This design comes from an exercise in tuning for small area on the open sky130 flow, not from production work.
The RTL was checked by simulation tests, not by an equivalence proof against the original design.

**config.mk**
```make
export PLATFORM = sky130hd
export DESIGN_NAME = Main
export DESIGN_NICKNAME = Main
export VERILOG_FILES = /design/flow/design.v
export SDC_FILE = /design/flow/constraint.sdc
export NUM_CORES = 4
export LEC_CHECK = 0
export CAP_MARGIN = 20
export CORE_MARGIN = 2
export CORE_UTILIZATION = 40
export SLEW_MARGIN = 20
```
**constraint.sdc**
```tcl
create_clock -name core_clock -period 20.0 [get_ports {CLK50}]
set_input_delay 4.0000 -clock core_clock [delete_from_list [all_inputs] [get_ports {CLK50}]]
set_output_delay 4.0000 -clock core_clock [all_outputs]
set_load 0.01 [all_outputs]
```
**design.v**
```verilog
module Main #(
    parameter [47:0] LOCAL_MAC = 48'h02_12_34_56_78_9A,
    parameter [31:0] LOCAL_IP  = {8'd10,8'd10,8'd10,8'd100},
    parameter [15:0] LOCAL_PORT = 16'd5005,
    parameter integer POR_BITS = 4
)(
    input  wire        CLK,       
    input  wire        CLK50,      
    input  wire        BTN1,
    input  wire        BTN2,
    input  wire        RMII_CRS_DV,
    input  wire [1:0]  RMII_RXD,
    input  wire        RMII_RX_ER,    
    output wire        RMII_TX_EN,
    output wire [1:0]  RMII_TXD,
    output wire        RMII_MDC,
    input  wire        RMII_MDIO,
    output wire        LED1,
    output wire        LED2,
    output wire        LED3
);
    wire clk = CLK50;
    reg [POR_BITS-1:0] por_cnt;
    reg        por_done;
    always @(posedge clk) begin
        if (!BTN1) begin
            por_cnt <= {POR_BITS{1'b0}};
            por_done <= 1'b0;
        end else begin
            if (!por_done) begin
                por_cnt <= por_cnt + 1'b1;
                if (por_cnt == {POR_BITS{1'b1}}) por_done <= 1'b1;
            end
        end
    end
    wire rst = ~por_done;
    assign RMII_MDC  = 1'b0;
    wire        rx_sof, rx_eof, rx_vld;
    wire [7:0]  rx_byte;
    rmii_rx u_rmii_rx(
        .clk50(clk),
        .rst(rst),
        .crs_dv(RMII_CRS_DV),
        .rxd(RMII_RXD),
        .rx_er(RMII_RX_ER),
        .sof(rx_sof),
        .eof(rx_eof),
        .vld(rx_vld),
        .byte_out(rx_byte)
    );
    wire        arp_req;
    wire [47:0] arp_src_mac;
    wire [31:0] arp_src_ip;
    wire        udp_done;
    wire [47:0] udp_src_mac;
    wire [31:0] udp_src_ip;
    wire [15:0] udp_src_port;
    wire [15:0] udp_dst_port;
    wire        pay_vld;
    wire [7:0]  pay_byte;
    wire [15:0] pay_idx;
    wire        pay_last;
    ipv4_tcp_rx #(
        .LOCAL_MAC(LOCAL_MAC),
        .LOCAL_IP(LOCAL_IP),
        .LOCAL_PORT(LOCAL_PORT)
    ) u_rxdec (
        .clk(clk),
        .rst(rst),
        .sof(rx_sof),
        .eof(rx_eof),
        .vld(rx_vld),
        .byte_in(rx_byte),
        .arp_req(arp_req),
        .arp_src_mac(arp_src_mac),
        .arp_src_ip(arp_src_ip),
        .udp_done(udp_done),
        .udp_src_mac(udp_src_mac),
        .udp_src_ip(udp_src_ip),
        .udp_src_port(udp_src_port),
        .udp_dst_port(udp_dst_port),
        .pay_vld(pay_vld),
        .pay_byte(pay_byte),
        .pay_idx(pay_idx),
        .pay_last(pay_last)
    );
    wire        tx_req;
    wire [15:0] tx_len;
    wire        tx_busy;
    wire        tx_done;
    wire [15:0] tx_rd_idx;
    wire [7:0]  tx_rd_byte;
    tcp_echo_server #(
        .LOCAL_MAC(LOCAL_MAC),
        .LOCAL_IP(LOCAL_IP),
        .LOCAL_PORT(LOCAL_PORT)
    ) u_reply (
        .clk(clk),
        .rst(rst),
        .arp_req(arp_req),
        .arp_src_mac(arp_src_mac),
        .arp_src_ip(arp_src_ip),
        .udp_done(udp_done),
        .udp_src_mac(udp_src_mac),
        .udp_src_ip(udp_src_ip),
        .udp_src_port(udp_src_port),
        .udp_dst_port(udp_dst_port),
        .pay_vld(pay_vld),
        .pay_byte(pay_byte),
        .pay_idx(pay_idx),
        .pay_last(pay_last),
        .tx_req(tx_req),
        .tx_len(tx_len),
        .tx_busy(tx_busy),
        .tx_rd_idx(tx_rd_idx),
        .tx_rd_byte(tx_rd_byte),
        .tx_done(tx_done)
    );
    eth_tx_framer u_framer(
        .clk(clk),
        .rst(rst),
        .start(tx_req),
        .frame_len(tx_len),
        .rd_idx(tx_rd_idx),
        .rd_byte(tx_rd_byte),
        .busy(tx_busy),
        .done(tx_done),
        .rmii_tx_en(RMII_TX_EN),
        .rmii_txd(RMII_TXD)
    );
    assign LED1 = ~rx_vld;       
    assign LED2 = ~tx_req;       
    assign LED3 = ~RMII_TX_EN;   
endmodule
module rmii_rx(
    input  wire       clk50,
    input  wire       rst,
    input  wire       crs_dv,
    input  wire [1:0] rxd,
    input  wire       rx_er,
    output reg        sof,
    output reg        eof,
    output reg        vld,
    output reg [7:0]  byte_out
);
    reg dv_d;
    reg [1:0] p2;
    reg [7:0] sh;
    reg [7:0] assembled;
    localparam ST_IDLE = 2'd0;
    localparam ST_PREAM = 2'd1;
    localparam ST_DATA = 2'd2;
    reg [1:0] st;
    reg       sof_pending;
    always @(posedge clk50) begin
        if (rst) begin
            dv_d <= 1'b0;
            p2 <= 2'd0;
            sh <= 8'd0;
            sof <= 1'b0;
            eof <= 1'b0;
            vld <= 1'b0;
            byte_out <= 8'd0;
            st <= ST_IDLE;
            sof_pending <= 1'b0;
        end else begin
            sof <= 1'b0;
            eof <= 1'b0;
            vld <= 1'b0;
            dv_d <= crs_dv;
            if (!dv_d && crs_dv) begin
                st <= ST_PREAM;
                p2 <= 2'd0;
                sof_pending <= 1'b0;
            end
            if (dv_d && !crs_dv) begin
                eof <= 1'b1;
                st <= ST_IDLE;
                p2 <= 2'd0;
                sof_pending <= 1'b0;
            end
            if (crs_dv) begin
                case (p2)
                    2'd0: begin sh[1:0] <= rxd; p2 <= 2'd1; end
                    2'd1: begin sh[3:2] <= rxd; p2 <= 2'd2; end
                    2'd2: begin sh[5:4] <= rxd; p2 <= 2'd3; end
                    2'd3: begin
                        sh[7:6] <= rxd;
                        p2 <= 2'd0;
                        assembled <= {rxd, sh[5:0]};
                        if (st == ST_PREAM) begin
                            if ({rxd, sh[5:0]} == 8'hD5) begin
                                st <= ST_DATA;
                                sof_pending <= 1'b1;  
                            end
                        end else if (st == ST_DATA) begin
                            vld <= 1'b1;
                            byte_out <= {rxd, sh[5:0]};
                            if (sof_pending) begin
                                sof <= 1'b1;
                                sof_pending <= 1'b0;
                            end
                        end
                    end
                endcase
            end
        end
    end
endmodule
module ipv4_tcp_rx #(
    parameter [47:0] LOCAL_MAC  = 48'h02_12_34_56_78_9A,
    parameter [31:0] LOCAL_IP   = {8'd10,8'd10,8'd10,8'd100},
    parameter [15:0] LOCAL_PORT = 16'd5005
)(
    input  wire        clk,
    input  wire        rst,
    input  wire        sof,
    input  wire        eof,
    input  wire        vld,
    input  wire [7:0]  byte_in,
    output reg         arp_req,
    output reg  [47:0] arp_src_mac,
    output reg  [31:0] arp_src_ip,
    output reg         udp_done,
    output reg  [47:0] udp_src_mac,
    output reg  [31:0] udp_src_ip,
    output reg  [15:0] udp_src_port,
    output reg  [15:0] udp_dst_port,
    output reg         pay_vld,
    output reg  [7:0]  pay_byte,
    output reg  [15:0] pay_idx,
    output reg         pay_last
);
    reg [15:0] idx;
    reg [47:0] dmac, smac;
    reg [15:0] etype;
    reg [15:0] arp_op;
    reg [47:0] arp_sha;
    reg [31:0] arp_spa;
    reg [31:0] arp_tpa;
    reg [7:0]  ip_vihl;
    reg [7:0]  ip_proto;
    reg [31:0] ip_src;
    reg [31:0] ip_dst;
    reg [15:0] l4_start;
    reg [15:0] udp_sport;
    reg [15:0] udp_dport;
    reg        udp_match;
    reg [15:0] payload_start;
    wire [15:0] idx_c = sof ? 16'd0 : idx;
    wire is_arp  = (etype == 16'h0806);
    wire is_ipv4 = (etype == 16'h0800);
    always @(posedge clk) begin
        if (rst) begin
            idx <= 0;
            dmac <= 0; smac <= 0; etype <= 0;
            arp_op <= 0; arp_sha <= 0; arp_spa <= 0; arp_tpa <= 0;
            ip_vihl <= 0; ip_proto <= 0; ip_src <= 0; ip_dst <= 0; l4_start <= 16'd34;
            udp_sport <= 0; udp_dport <= 0;
            udp_match <= 1'b0;
            payload_start <= 0;
            arp_req <= 1'b0;
            arp_src_mac <= 0;
            arp_src_ip <= 0;
            udp_done <= 1'b0;
            udp_src_mac <= 0; udp_src_ip <= 0;
            udp_src_port <= 0; udp_dst_port <= 0;
            pay_vld <= 1'b0; pay_byte <= 0; pay_idx <= 0; pay_last <= 1'b0;
        end else begin
            arp_req <= 1'b0;
            udp_done <= 1'b0;
            pay_vld <= 1'b0;
            pay_last <= 1'b0;
            if (sof) begin
                idx <= 0;
                dmac <= 0; smac <= 0; etype <= 0;
                arp_op <= 0; arp_sha <= 0; arp_spa <= 0; arp_tpa <= 0;
                ip_vihl <= 0; ip_proto <= 0; ip_src <= 0; ip_dst <= 0;
                l4_start <= 16'd34;
                udp_sport <= 0; udp_dport <= 0;
                udp_match <= 1'b0;
                payload_start <= 16'd0;
                pay_idx <= 16'd0;
            end
            if (vld) begin
                if (idx_c < 16'd6)       dmac <= {dmac[39:0], byte_in};
                else if (idx_c < 16'd12) smac <= {smac[39:0], byte_in};
                else if (idx_c == 16'd12) etype[15:8] <= byte_in;
                else if (idx_c == 16'd13) etype[7:0]  <= byte_in;
                if (idx_c == 16'd20) arp_op[15:8] <= byte_in;
                if (idx_c == 16'd21) arp_op[7:0]  <= byte_in;
                if (idx_c >= 16'd22 && idx_c < 16'd28) arp_sha <= {arp_sha[39:0], byte_in};
                if (idx_c >= 16'd28 && idx_c < 16'd32) arp_spa <= {arp_spa[23:0], byte_in};
                if (idx_c >= 16'd38 && idx_c < 16'd42) arp_tpa <= {arp_tpa[23:0], byte_in};
                if (idx_c == 16'd14) begin
                    ip_vihl <= byte_in;
                    l4_start <= 16'd14 + {10'd0, byte_in[3:0], 2'b00};
                end
                if (idx_c == 16'd23) ip_proto <= byte_in;
                if (idx_c >= 16'd26 && idx_c < 16'd30) ip_src <= {ip_src[23:0], byte_in};
                if (idx_c >= 16'd30 && idx_c < 16'd34) ip_dst <= {ip_dst[23:0], byte_in};
                if (idx_c == (l4_start + 16'd0)) udp_sport[15:8] <= byte_in;
                if (idx_c == (l4_start + 16'd1)) udp_sport[7:0]  <= byte_in;
                if (idx_c == (l4_start + 16'd2)) udp_dport[15:8] <= byte_in;
                if (idx_c == (l4_start + 16'd3)) begin
                    udp_dport[7:0] <= byte_in;
                    if (is_ipv4 && (ip_proto == 8'd17) && (ip_dst == LOCAL_IP) &&
                        ({udp_dport[15:8], byte_in} == LOCAL_PORT)) begin
                        udp_match <= 1'b1;
                        payload_start <= l4_start + 16'd8;
                    end
                end
                if (udp_match && idx_c >= payload_start) begin
                    pay_vld <= 1'b1;
                    pay_byte <= byte_in;
                    pay_idx <= (idx_c - payload_start);
                end
                idx <= idx_c + 16'd1;
            end
            if (eof) begin
                if (is_arp && (arp_op == 16'h0001) && (arp_tpa == LOCAL_IP)) begin
                    arp_req <= 1'b1;
                    arp_src_mac <= arp_sha;
                    arp_src_ip  <= arp_spa;
                end
                if (udp_match) begin
                    udp_done <= 1'b1;
                    udp_src_mac <= smac;
                    udp_src_ip  <= ip_src;
                    udp_src_port <= udp_sport;
                    udp_dst_port <= udp_dport;
                    pay_last <= 1'b1;
                end
                udp_match <= 1'b0;
            end
        end
    end
endmodule
module tcp_echo_server #(
    parameter [47:0] LOCAL_MAC  = 48'h02_12_34_56_78_9A,
    parameter [31:0] LOCAL_IP   = {8'd10,8'd10,8'd10,8'd100},
    parameter [15:0] LOCAL_PORT = 16'd5005,
    parameter [15:0] MAX_PAY    = 16'd512
)(
    input  wire        clk,
    input  wire        rst,
    input  wire        arp_req,
    input  wire [47:0] arp_src_mac,
    input  wire [31:0] arp_src_ip,
    input  wire        udp_done,
    input  wire [47:0] udp_src_mac,
    input  wire [31:0] udp_src_ip,
    input  wire [15:0] udp_src_port,
    input  wire [15:0] udp_dst_port,
    input  wire        pay_vld,
    input  wire [7:0]  pay_byte,
    input  wire [15:0] pay_idx,
    input  wire        pay_last,
    output reg         tx_req,
    output reg  [15:0] tx_len,
    input  wire        tx_busy,
    output reg         tx_byte_vld,
    output reg  [7:0]  tx_byte,
    input  wire        tx_done,
    input  wire [15:0] tx_rd_idx,
    output wire [7:0]  tx_rd_byte
);
    reg [7:0] mem [0:511];
    reg [15:0] pay_count;
    always @(posedge clk) begin
        if (rst) begin
            pay_count <= 16'd0;
        end else begin
            if (pay_vld && (pay_idx < MAX_PAY)) begin
                mem[pay_idx[8:0]] <= pay_byte;
            end
            if (pay_last) begin
                pay_count <= pay_idx + 16'd1;
            end
        end
    end
    reg mode_arp;
    reg [47:0] peer_mac;
    reg [31:0] peer_ip;
    reg [15:0] peer_port;
    reg sending;
    reg [15:0] out_idx;
    wire [15:0] ip_total_len_w = 16'd28 + pay_count;  
    wire [15:0] udp_len_w      = 16'd8  + pay_count;
    reg [31:0] sum32;
    reg [15:0] ip_chk;
    assign tx_rd_byte = build_byte(mode_arp, tx_rd_idx);
    always @(*) begin
        sum32 = 32'd0;
        sum32 = sum32 + 32'h00004500;
        sum32 = sum32 + {16'd0, ip_total_len_w};
        sum32 = sum32 + 32'h00001234;
        sum32 = sum32 + 32'h00004000;
        sum32 = sum32 + 32'h00004011;
        sum32 = sum32 + 32'h00000000;
        sum32 = sum32 + {16'd0, LOCAL_IP[31:16]};
        sum32 = sum32 + {16'd0, LOCAL_IP[15:0]};
        sum32 = sum32 + {16'd0, peer_ip[31:16]};
        sum32 = sum32 + {16'd0, peer_ip[15:0]};
        sum32 = (sum32 & 32'h0000FFFF) + (sum32 >> 16);
        sum32 = (sum32 & 32'h0000FFFF) + (sum32 >> 16);
        ip_chk = ~sum32[15:0];
    end
    always @(posedge clk) begin
        if (rst) begin
            tx_req <= 1'b0;
            tx_len <= 16'd0;
            mode_arp <= 1'b0;
            peer_mac <= 48'd0;
            peer_ip <= 32'd0;
            peer_port <= 16'd0;
            sending <= 1'b0;
            out_idx <= 16'd0;
            tx_byte_vld <= 1'b0;
            tx_byte <= 8'd0;
        end else begin
            tx_req <= 1'b0;
            tx_byte_vld <= 1'b0;
            if (!sending && !tx_busy) begin
                if (arp_req) begin
                    mode_arp <= 1'b1;
                    peer_mac <= arp_src_mac;
                    peer_ip  <= arp_src_ip;
                    peer_port <= 16'd0;
                    tx_len <= 16'd60;           
                    tx_req <= 1'b1;
                    sending <= 1'b1;
                    out_idx <= 16'd0;
                end else if (udp_done) begin
                    mode_arp <= 1'b0;
                    peer_mac <= udp_src_mac;
                    peer_ip  <= udp_src_ip;
                    peer_port <= udp_src_port;
                    tx_len <= 16'd42 + pay_count;   
                    tx_req <= 1'b1;
                    sending <= 1'b1;
                    out_idx <= 16'd0;
                end
            end
            if (sending && tx_busy) begin
                tx_byte_vld <= 1'b1;
                tx_byte <= build_byte(mode_arp, out_idx);
                out_idx <= out_idx + 16'd1;
            end
            if (tx_done) begin
                sending <= 1'b0;
            end
        end
    end
    function [7:0] build_byte;
        input mode_arp_f;
        input [15:0] i;
        reg [7:0] b;
        reg [15:0] pi;
        begin
            b = 8'h00;
            if (mode_arp_f) begin
                if (i==16'd0)  b=peer_mac[47:40];
                if (i==16'd1)  b=peer_mac[39:32];
                if (i==16'd2)  b=peer_mac[31:24];
                if (i==16'd3)  b=peer_mac[23:16];
                if (i==16'd4)  b=peer_mac[15:8];
                if (i==16'd5)  b=peer_mac[7:0];
                if (i==16'd6)  b=LOCAL_MAC[47:40];
                if (i==16'd7)  b=LOCAL_MAC[39:32];
                if (i==16'd8)  b=LOCAL_MAC[31:24];
                if (i==16'd9)  b=LOCAL_MAC[23:16];
                if (i==16'd10) b=LOCAL_MAC[15:8];
                if (i==16'd11) b=LOCAL_MAC[7:0];
                if (i==16'd12) b=8'h08;
                if (i==16'd13) b=8'h06;
                if (i==16'd14) b=8'h00; if (i==16'd15) b=8'h01;
                if (i==16'd16) b=8'h08; if (i==16'd17) b=8'h00;
                if (i==16'd18) b=8'h06; if (i==16'd19) b=8'h04;
                if (i==16'd20) b=8'h00; if (i==16'd21) b=8'h02;
                if (i==16'd22) b=LOCAL_MAC[47:40];
                if (i==16'd23) b=LOCAL_MAC[39:32];
                if (i==16'd24) b=LOCAL_MAC[31:24];
                if (i==16'd25) b=LOCAL_MAC[23:16];
                if (i==16'd26) b=LOCAL_MAC[15:8];
                if (i==16'd27) b=LOCAL_MAC[7:0];
                if (i==16'd28) b=LOCAL_IP[31:24];
                if (i==16'd29) b=LOCAL_IP[23:16];
                if (i==16'd30) b=LOCAL_IP[15:8];
                if (i==16'd31) b=LOCAL_IP[7:0];
                if (i==16'd32) b=peer_mac[47:40];
                if (i==16'd33) b=peer_mac[39:32];
                if (i==16'd34) b=peer_mac[31:24];
                if (i==16'd35) b=peer_mac[23:16];
                if (i==16'd36) b=peer_mac[15:8];
                if (i==16'd37) b=peer_mac[7:0];
                if (i==16'd38) b=peer_ip[31:24];
                if (i==16'd39) b=peer_ip[23:16];
                if (i==16'd40) b=peer_ip[15:8];
                if (i==16'd41) b=peer_ip[7:0];
            end else begin
                if (i==16'd0)  b=peer_mac[47:40];
                if (i==16'd1)  b=peer_mac[39:32];
                if (i==16'd2)  b=peer_mac[31:24];
                if (i==16'd3)  b=peer_mac[23:16];
                if (i==16'd4)  b=peer_mac[15:8];
                if (i==16'd5)  b=peer_mac[7:0];
                if (i==16'd6)  b=LOCAL_MAC[47:40];
                if (i==16'd7)  b=LOCAL_MAC[39:32];
                if (i==16'd8)  b=LOCAL_MAC[31:24];
                if (i==16'd9)  b=LOCAL_MAC[23:16];
                if (i==16'd10) b=LOCAL_MAC[15:8];
                if (i==16'd11) b=LOCAL_MAC[7:0];
                if (i==16'd12) b=8'h08;
                if (i==16'd13) b=8'h00;
                if (i==16'd14) b=8'h45;
                if (i==16'd15) b=8'h00;
                if (i==16'd16) b=ip_total_len_w[15:8];
                if (i==16'd17) b=ip_total_len_w[7:0];
                if (i==16'd18) b=8'h12;
                if (i==16'd19) b=8'h34;
                if (i==16'd20) b=8'h40;
                if (i==16'd21) b=8'h00;
                if (i==16'd22) b=8'h40;
                if (i==16'd23) b=8'h11;
                if (i==16'd24) b=ip_chk[15:8];
                if (i==16'd25) b=ip_chk[7:0];
                if (i==16'd26) b=LOCAL_IP[31:24];
                if (i==16'd27) b=LOCAL_IP[23:16];
                if (i==16'd28) b=LOCAL_IP[15:8];
                if (i==16'd29) b=LOCAL_IP[7:0];
                if (i==16'd30) b=peer_ip[31:24];
                if (i==16'd31) b=peer_ip[23:16];
                if (i==16'd32) b=peer_ip[15:8];
                if (i==16'd33) b=peer_ip[7:0];
                if (i==16'd34) b=LOCAL_PORT[15:8];
                if (i==16'd35) b=LOCAL_PORT[7:0];
                if (i==16'd36) b=peer_port[15:8];
                if (i==16'd37) b=peer_port[7:0];
                if (i==16'd38) b=udp_len_w[15:8];
                if (i==16'd39) b=udp_len_w[7:0];
                if (i==16'd40) b=8'h00;
                if (i==16'd41) b=8'h00;
                if (i >= 16'd42) begin
                    pi = i - 16'd42;
                    if (pi < MAX_PAY) b = mem[pi[8:0]];
                    else b = 8'h00;
                end
            end
            build_byte = b;
        end
    endfunction
endmodule
module eth_tx_framer(
    input  wire        clk,
    input  wire        rst,
    input  wire        start,
    input  wire [15:0] frame_len,       
    output reg  [15:0] rd_idx,           
    input  wire [7:0]  rd_byte,          
    output reg         busy,
    output reg         done,
    output reg         rmii_tx_en,
    output reg  [1:0]  rmii_txd
);
    localparam S_IDLE  = 3'd0;
    localparam S_PREAM = 3'd1;
    localparam S_DATA  = 3'd2;
    localparam S_FCS   = 3'd3;
    localparam S_IPG   = 3'd4;
    reg [2:0] st;
    reg [15:0] cnt;
    reg [2:0] bitp;
    reg [7:0] cur;
    reg        crc_init, crc_en;
    wire [31:0] crc_out;
    eth_fcs32 u_crc(
        .clk(clk),
        .rst(rst),
        .init(crc_init),
        .en(crc_en),
        .data(cur),
        .crc(crc_out)
    );
    reg [1:0] fcs_idx;
    reg [31:0] fcs_latched;
    always @(posedge clk) begin
        if (rst) begin
            st <= S_IDLE;
            busy <= 1'b0;
            done <= 1'b0;
            rmii_tx_en <= 1'b0;
            rmii_txd <= 2'b00;
            cnt <= 16'd0;
            bitp <= 3'd0;
            cur <= 8'd0;
            rd_idx <= 16'd0;
            crc_init <= 1'b0;
            crc_en <= 1'b0;
            fcs_idx <= 2'd0;
            fcs_latched <= 32'd0;
        end else begin
            done <= 1'b0;
            crc_init <= 1'b0;
            crc_en <= 1'b0;
            case (st)
                S_IDLE: begin
                    busy <= 1'b0;
                    rmii_tx_en <= 1'b0;
                    rmii_txd <= 2'b00;
                    cnt <= 16'd0;
                    bitp <= 3'd0;
                    rd_idx <= 16'd0;
                    fcs_idx <= 2'd0;
                    if (start) begin
                        st <= S_PREAM;
                        busy <= 1'b1;
                    end
                end
                S_PREAM: begin
                    rmii_tx_en <= 1'b1;
                    if (cnt < 16'd7) begin
                        cur <= 8'h55;
                        rmii_txd <= 2'b01;
                    end else begin
                        cur <= 8'hD5;
                        rmii_txd <= (bitp == 3'd3) ? 2'b11 : 2'b01;
                    end
                    if (bitp == 3'd3) begin
                        bitp <= 3'd0;
                        cnt <= cnt + 16'd1;
                        if (cnt == 16'd7) begin
                            st <= S_DATA;
                            cnt <= 16'd0;
                            rd_idx <= 16'd0;
                            crc_init <= 1'b1;
                        end
                    end else bitp <= bitp + 3'd1;
                end
                S_DATA: begin
                    rmii_tx_en <= 1'b1;
                    if (bitp == 3'd0) begin
                        cur <= rd_byte;    
                        crc_en <= 1'b1;
                        rmii_txd <= rd_byte[1:0];
                    end else begin
                        rmii_txd <= cur[ (bitp*2) +: 2 ];
                    end
                    if (bitp == 3'd3) begin
                        bitp <= 3'd0;
                        cnt <= cnt + 16'd1;
                        rd_idx <= rd_idx + 16'd1;
                        if (cnt == frame_len - 16'd1) begin
                            fcs_latched <= ~crc_out;
                            st <= S_FCS;
                            fcs_idx <= 2'd0;
                        end
                    end else bitp <= bitp + 3'd1;
                end
                S_FCS: begin
                    rmii_tx_en <= 1'b1;
                    case (fcs_idx)
                        2'd0: begin cur <= fcs_latched[7:0];   rmii_txd <= fcs_latched[ (bitp*2)      +: 2 ]; end
                        2'd1: begin cur <= fcs_latched[15:8];  rmii_txd <= fcs_latched[ (bitp*2) + 8  +: 2 ]; end
                        2'd2: begin cur <= fcs_latched[23:16]; rmii_txd <= fcs_latched[ (bitp*2) + 16 +: 2 ]; end
                        2'd3: begin cur <= fcs_latched[31:24]; rmii_txd <= fcs_latched[ (bitp*2) + 24 +: 2 ]; end
                    endcase
                    if (bitp == 3'd3) begin
                        bitp <= 3'd0;
                        if (fcs_idx == 2'd3) begin
                            st <= S_IPG;
                            cnt <= 16'd0;
                        end else fcs_idx <= fcs_idx + 2'd1;
                    end else bitp <= bitp + 3'd1;
                end
                S_IPG: begin
                    rmii_tx_en <= 1'b0;
                    rmii_txd <= 2'b00;
                    if (cnt == 16'd200) begin
                        st <= S_IDLE;
                        done <= 1'b1;
                    end else cnt <= cnt + 16'd1;
                end
                default: st <= S_IDLE;
            endcase
        end
    end
endmodule
module eth_fcs32(
    input  wire       clk,
    input  wire       rst,
    input  wire       init,
    input  wire       en,
    input  wire [7:0] data,
    output reg  [31:0] crc
);
    integer k;
    reg [31:0] c;
    reg [7:0] d;
    always @(posedge clk) begin
        if (rst) begin
            crc <= 32'hFFFF_FFFF;
        end else begin
            if (init) crc <= 32'hFFFF_FFFF;
            else if (en) begin
                c = crc;
                d = data;
                for (k=0; k<8; k=k+1) begin
                    if ((c[0] ^ d[0]) == 1'b1)
                        c = (c >> 1) ^ 32'hEDB88320;
                    else
                        c = (c >> 1);
                    d = d >> 1;
                end
                crc <= c;
            end
        end
    end
endmodule
```
**run.sh**
```bash
#!/bin/bash
# synth_recipe.tcl (not shown) runs the flow's synth.tcl, then flattens the netlist and writes it again
# the make line also repeats each setting of config.mk as NAME=value (left out here)
make -C /OpenROAD-flow-scripts/flow DESIGN_CONFIG=/design/flow/config.mk WORK_HOME=/design/flow/orfs CLKGATE_MAP_FILE= SYNTH_SCRIPT=/design/flow/synth_recipe.tcl finish
```
==> impl_metrics.toml <==
[route]
dr.first_iter.drc_count = 13000
ant_nets = 0
avgRoutedWirePerCell_um = 27.4
viasPerCell = 5.76
drc = 0
drtPass1Iterations = 8
routed_wl_um = 524000

[worst_setup_path]
worstSetupStartpointType = "register"
crit_path_frequent_cell = "ha_1"
worstPathRequired_ns = 20.85
cp.arrival_ns = 11.42
crit_path_end_kind = "register"
crit_buf_inv = 5
cp_top_family = "simple AND/OR/NAND/NOR gates"
critPathSlowestCell = "xnor2_1"
cp.depth = 40
path_max_fanout = 8
cp_slowest_stage_delay_ns = 0.71
worstSetupPathType = "register to register"

[cts]
cts_max_path_buffers = 4
cts_buffers = 483
path_clk_slew_ns = 0.06
clkLatencyLatePin_ns = 1.03
cts_hold_buffers = 0
cts_setup_buffers = 0
post_cts_resize_count = 0
cts.sinks = 4914
cts_root_buffer = "clkbuf_16"
cts-htree-levels = 5
cts_tree = "built"

[floorplanning]
die_w_um = 713
chipHeight_um = 713
dieArea_um2 = 508000
start_util_pct = 40.1

[flow_run]
max_cap_viol_count = 0

[placement]
io_buffers = 10
placed_area_um2 = 208000
hpwlAfterDp_um = 321000
gp_congestion = 0.934

[logic_synthesis]
yosys_warnings = 6
avgSynthCellArea_um2 = 16.6
syn_area_um2 = 201000
ys_types = 99
synth_ff_type = "edfxtp_1"
ys_ff_latch = 4914
synth_edf_count = 4096
synth_nets = 12300

[grt]
grt_pass1_wl_um = 764000
grt_overflow = 0
antenna_found_initial = 14
grt_max_degree = 213
grt_pass1_vias = 107000

[layout]
drive_gt1_share_pct = 18.9
final_nets = 12200
final_cell_area_um2 = 224000

[sta]
slew_violations = 0
finalSetupViolCount = 0
max_slew.worst_pin.slew_ns = 1.29
setup_tns_ns = 0
rsz0062_at_grt = "no"
holdWs_ns = 0.355
maxSlewHeadroom_pct = 13.5

[status]
status = "finished clean"

[worst_hold_path]
hold_class = "register to register"
min_path_cells = 2
per-stage QoR:
stage | utilization, % | instances
floorplan | - | 12100
global placement | 41.5 | 18200
detailed placement | 41.6 | 18200
CTS | 44.6 | 19100
global route | 44.7 | 19100
finish | 44.7 | 19100
cells by family after synthesis:
logic type | share of synthesized area (%)
other | 0.00186
DFF | 69.3
and+or+nand+nor | 6.96
muxes | 15.4
AOI/OAI and AO/OA | 4.10
adders and majority gates | 0.806
buffers and inverters | 2.15
xor gates and xnor gates | 1.26
metal layers:
metal / part of all wire, % / track usage [%] / wire, um / up-vias
met5: 0.024 / 0.123 / 126 / -
met4: 3.3 / 6.14 / 17000 / 8
met3: 7.1 / 2.91 / 37000 / 871
met2: 47 / 32.0 / 247000 / 4116
met1: 42 / 28.8 / 222000 / 57800
li1: - / - / - / 47400
worst min-delay path, delay by kind of cell, from the launching register on:
kind	cells	cell delay, ns
DFF	1	0.31
and+or+nand+nor	1	0.05
AOI/OAI and AO/OA	1	0.05
state kept, by name (all words and copies together), names as in the netlist, 32 cells and up:
signal / flops
u_reply.mem: 4096
u_reply.peer_mac: 48
u_rxdec.arp_sha: 48
u_rxdec.arp_src_mac: 48
u_rxdec.smac: 48
u_rxdec.udp_src_mac: 48
u_framer.fcs_latched: 32
u_framer.u_crc.crc: 32
u_reply.peer_ip: 32
u_rxdec.arp_spa: 32
u_rxdec.arp_src_ip: 32
u_rxdec.arp_tpa: 32
u_rxdec.ip_dst: 32
u_rxdec.ip_src: 32
u_rxdec.udp_src_ip: 32
final timing paths:
kind                        start                endpoint  slack (ns)
max          u_reply.pay_count[3]         u_framer.cur[6]        9.43
min            u_rxdec.ip_src[24]  u_rxdec.udp_src_ip[24]        0.36
max reg2reg  u_reply.pay_count[3]         u_framer.cur[6]        9.43
min reg2reg    u_rxdec.ip_src[24]  u_rxdec.udp_src_ip[24]        0.36
cells in the mapped netlist, types with 19 or more instances:
library cell	n	area share, %
buf_4	46	0.17
nor3_1	105	0.26
nand4_1	76	0.24
o21ai_0	172	0.43
xor2_1	107	0.47
nor4_1	50	0.16
ha_1	100	0.62
clkbuf_1	528	0.99
mux2i_1	139	0.69
a31oi_1	37	0.12
o211ai_1	43	0.16
nor4b_1	19	0.083
buf_6	42	0.24
nor2b_1	56	0.17
nand3_1	280	0.70
nand2_1	902	1.7
nor3b_1	206	0.77
or3_1	24	0.075
nor2_1	1102	2.1
nand3b_1	26	0.097
xnor2_1	176	0.77
a211oi_1	128	0.48
a21oi_1	690	1.7
and2_1	35	0.11
dfxtp_1	818	8.1
edfxtp_1	4096	61
buf_2	127	0.32
buf_1	73	0.14
a22oi_1	32	0.12
nand2b_1	33	0.10
a221oi_1	22	0.096
inv_1	136	0.25
or2_2	39	0.12
and3_1	37	0.12
mux4_2	1310	15
final cells by class:
cell class / count / area (um^2)
clock buffer: 608 / 12800
sequential: 4914 / 139000
antenna: 11 / 27.5
multi-input combinational: 6257 / 57800
timing repair buffer: 247 / 2120
tap: 6681 / 8360
clock inverter: 289 / 2670
inverter: 141 / 538
fill: 43300 / 277000
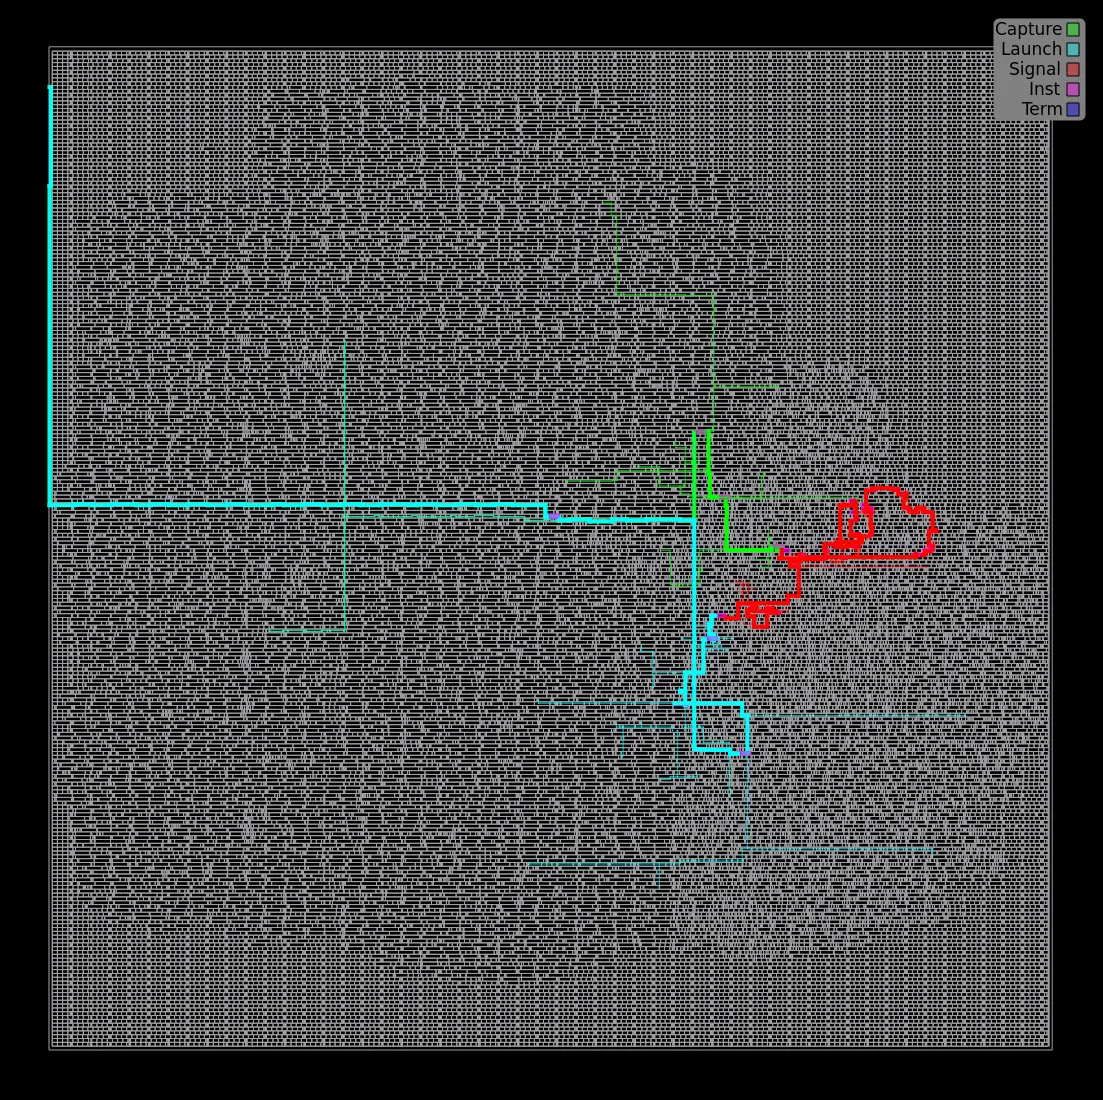
(the worst timing path)
Final WS setup: 9.43 ns
fin crit period: 10.57 ns
fin cells: 19100
Layout Utilization: 44.7%

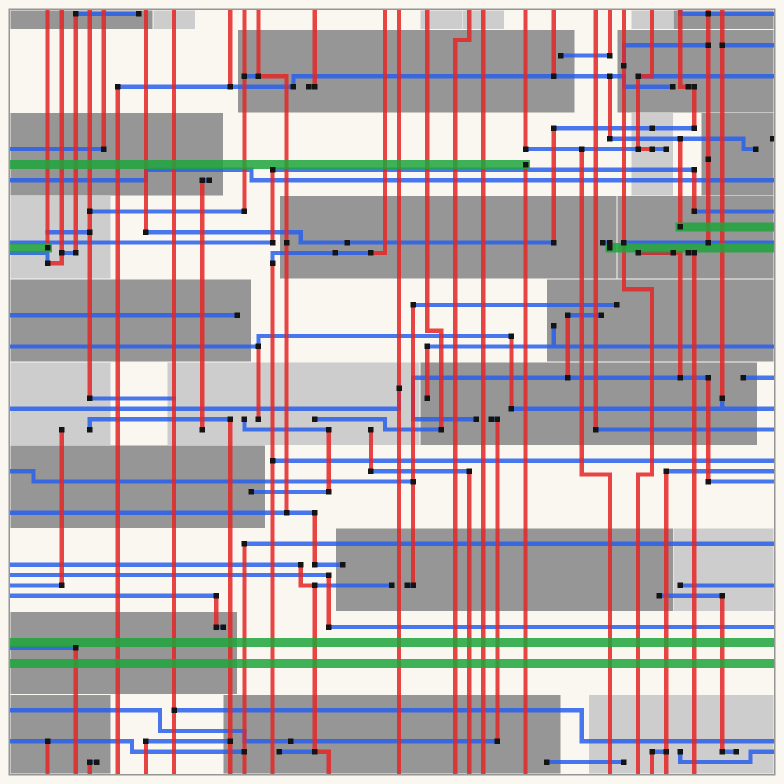
(a small window of the routed layout)
Region (344, 487) to (369, 512) um. Cells in grey, sequential cells in the stronger grey; small squares are vias.
- M3: green
- M2: red
- M1: blue
- sequential cells in the window: 10
- netlist names of flops here include: u_reply.mem (10)
- cells with their middle in the window: 13
- most frequent: edfxtp_1 (10), mux4_2 (2), nor2_1 (1)

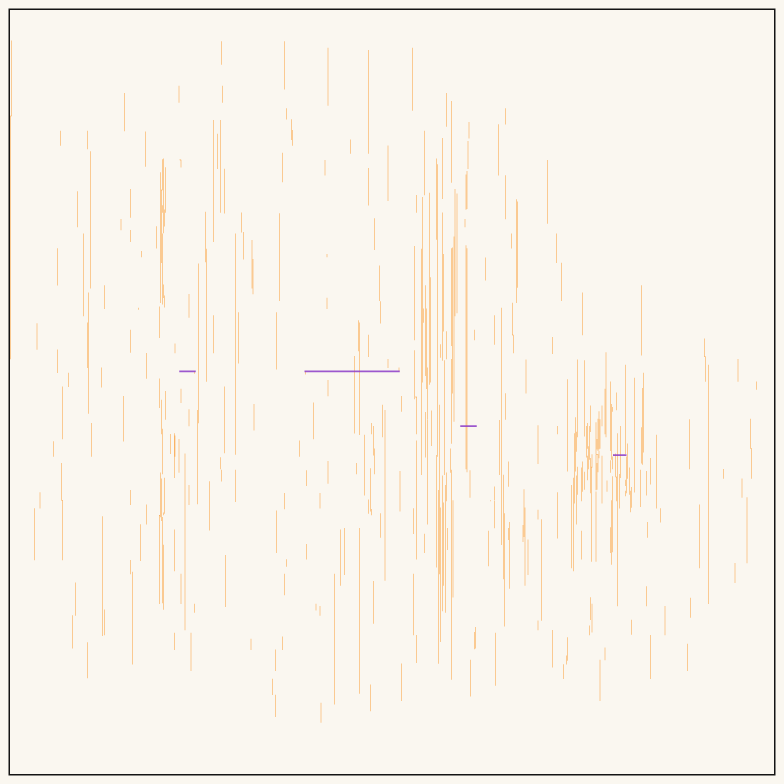
(routed metal, one colour a layer)
Only two layers are drawn.
- M5: purple (wire length 126 um)
- M4: orange (wire length 17000 um)

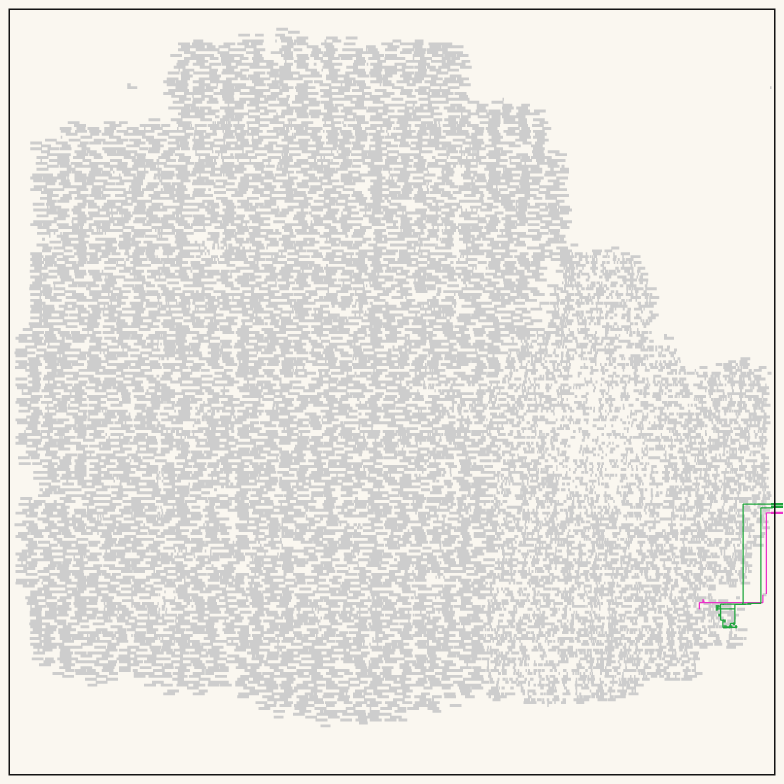
(port wiring)
- RMII_RXD: green (direction input; end cells 10; buffers 2; wire 365 um)
- LED1: magenta (direction output; end cells 1; buffers 1; wire 156 um)

==> afterwards: timing with drivers on the ports <==
Ports are ideal in the flow. The routed layout listed here was re-timed in OpenROAD. Step 1: set_driving_cell puts a clkbuf_16 on CLK50 and a buf_2 on each other input, an assumption about the parent block. Step 2 times the ports against the registers' clock, not the clock port: input delays grow and output delays shrink by t, the midpoint of the rising clock arrivals with the driver on. Slacks: ideal / step 1 / step 2; pairs: ideal / step 1.
shift t [ns]: 1.093
slack for setup (ns): 9.428 / 9.428 / 9.428
worst setup path at the end: register to register
slew at the worst register clock pin (ns): 0.07 / 0.07
After both steps setup and hold are still met in this run. For this run, drivers alone change the setup slack by 0.000 ns; drivers and shift together by 0.000 ns.
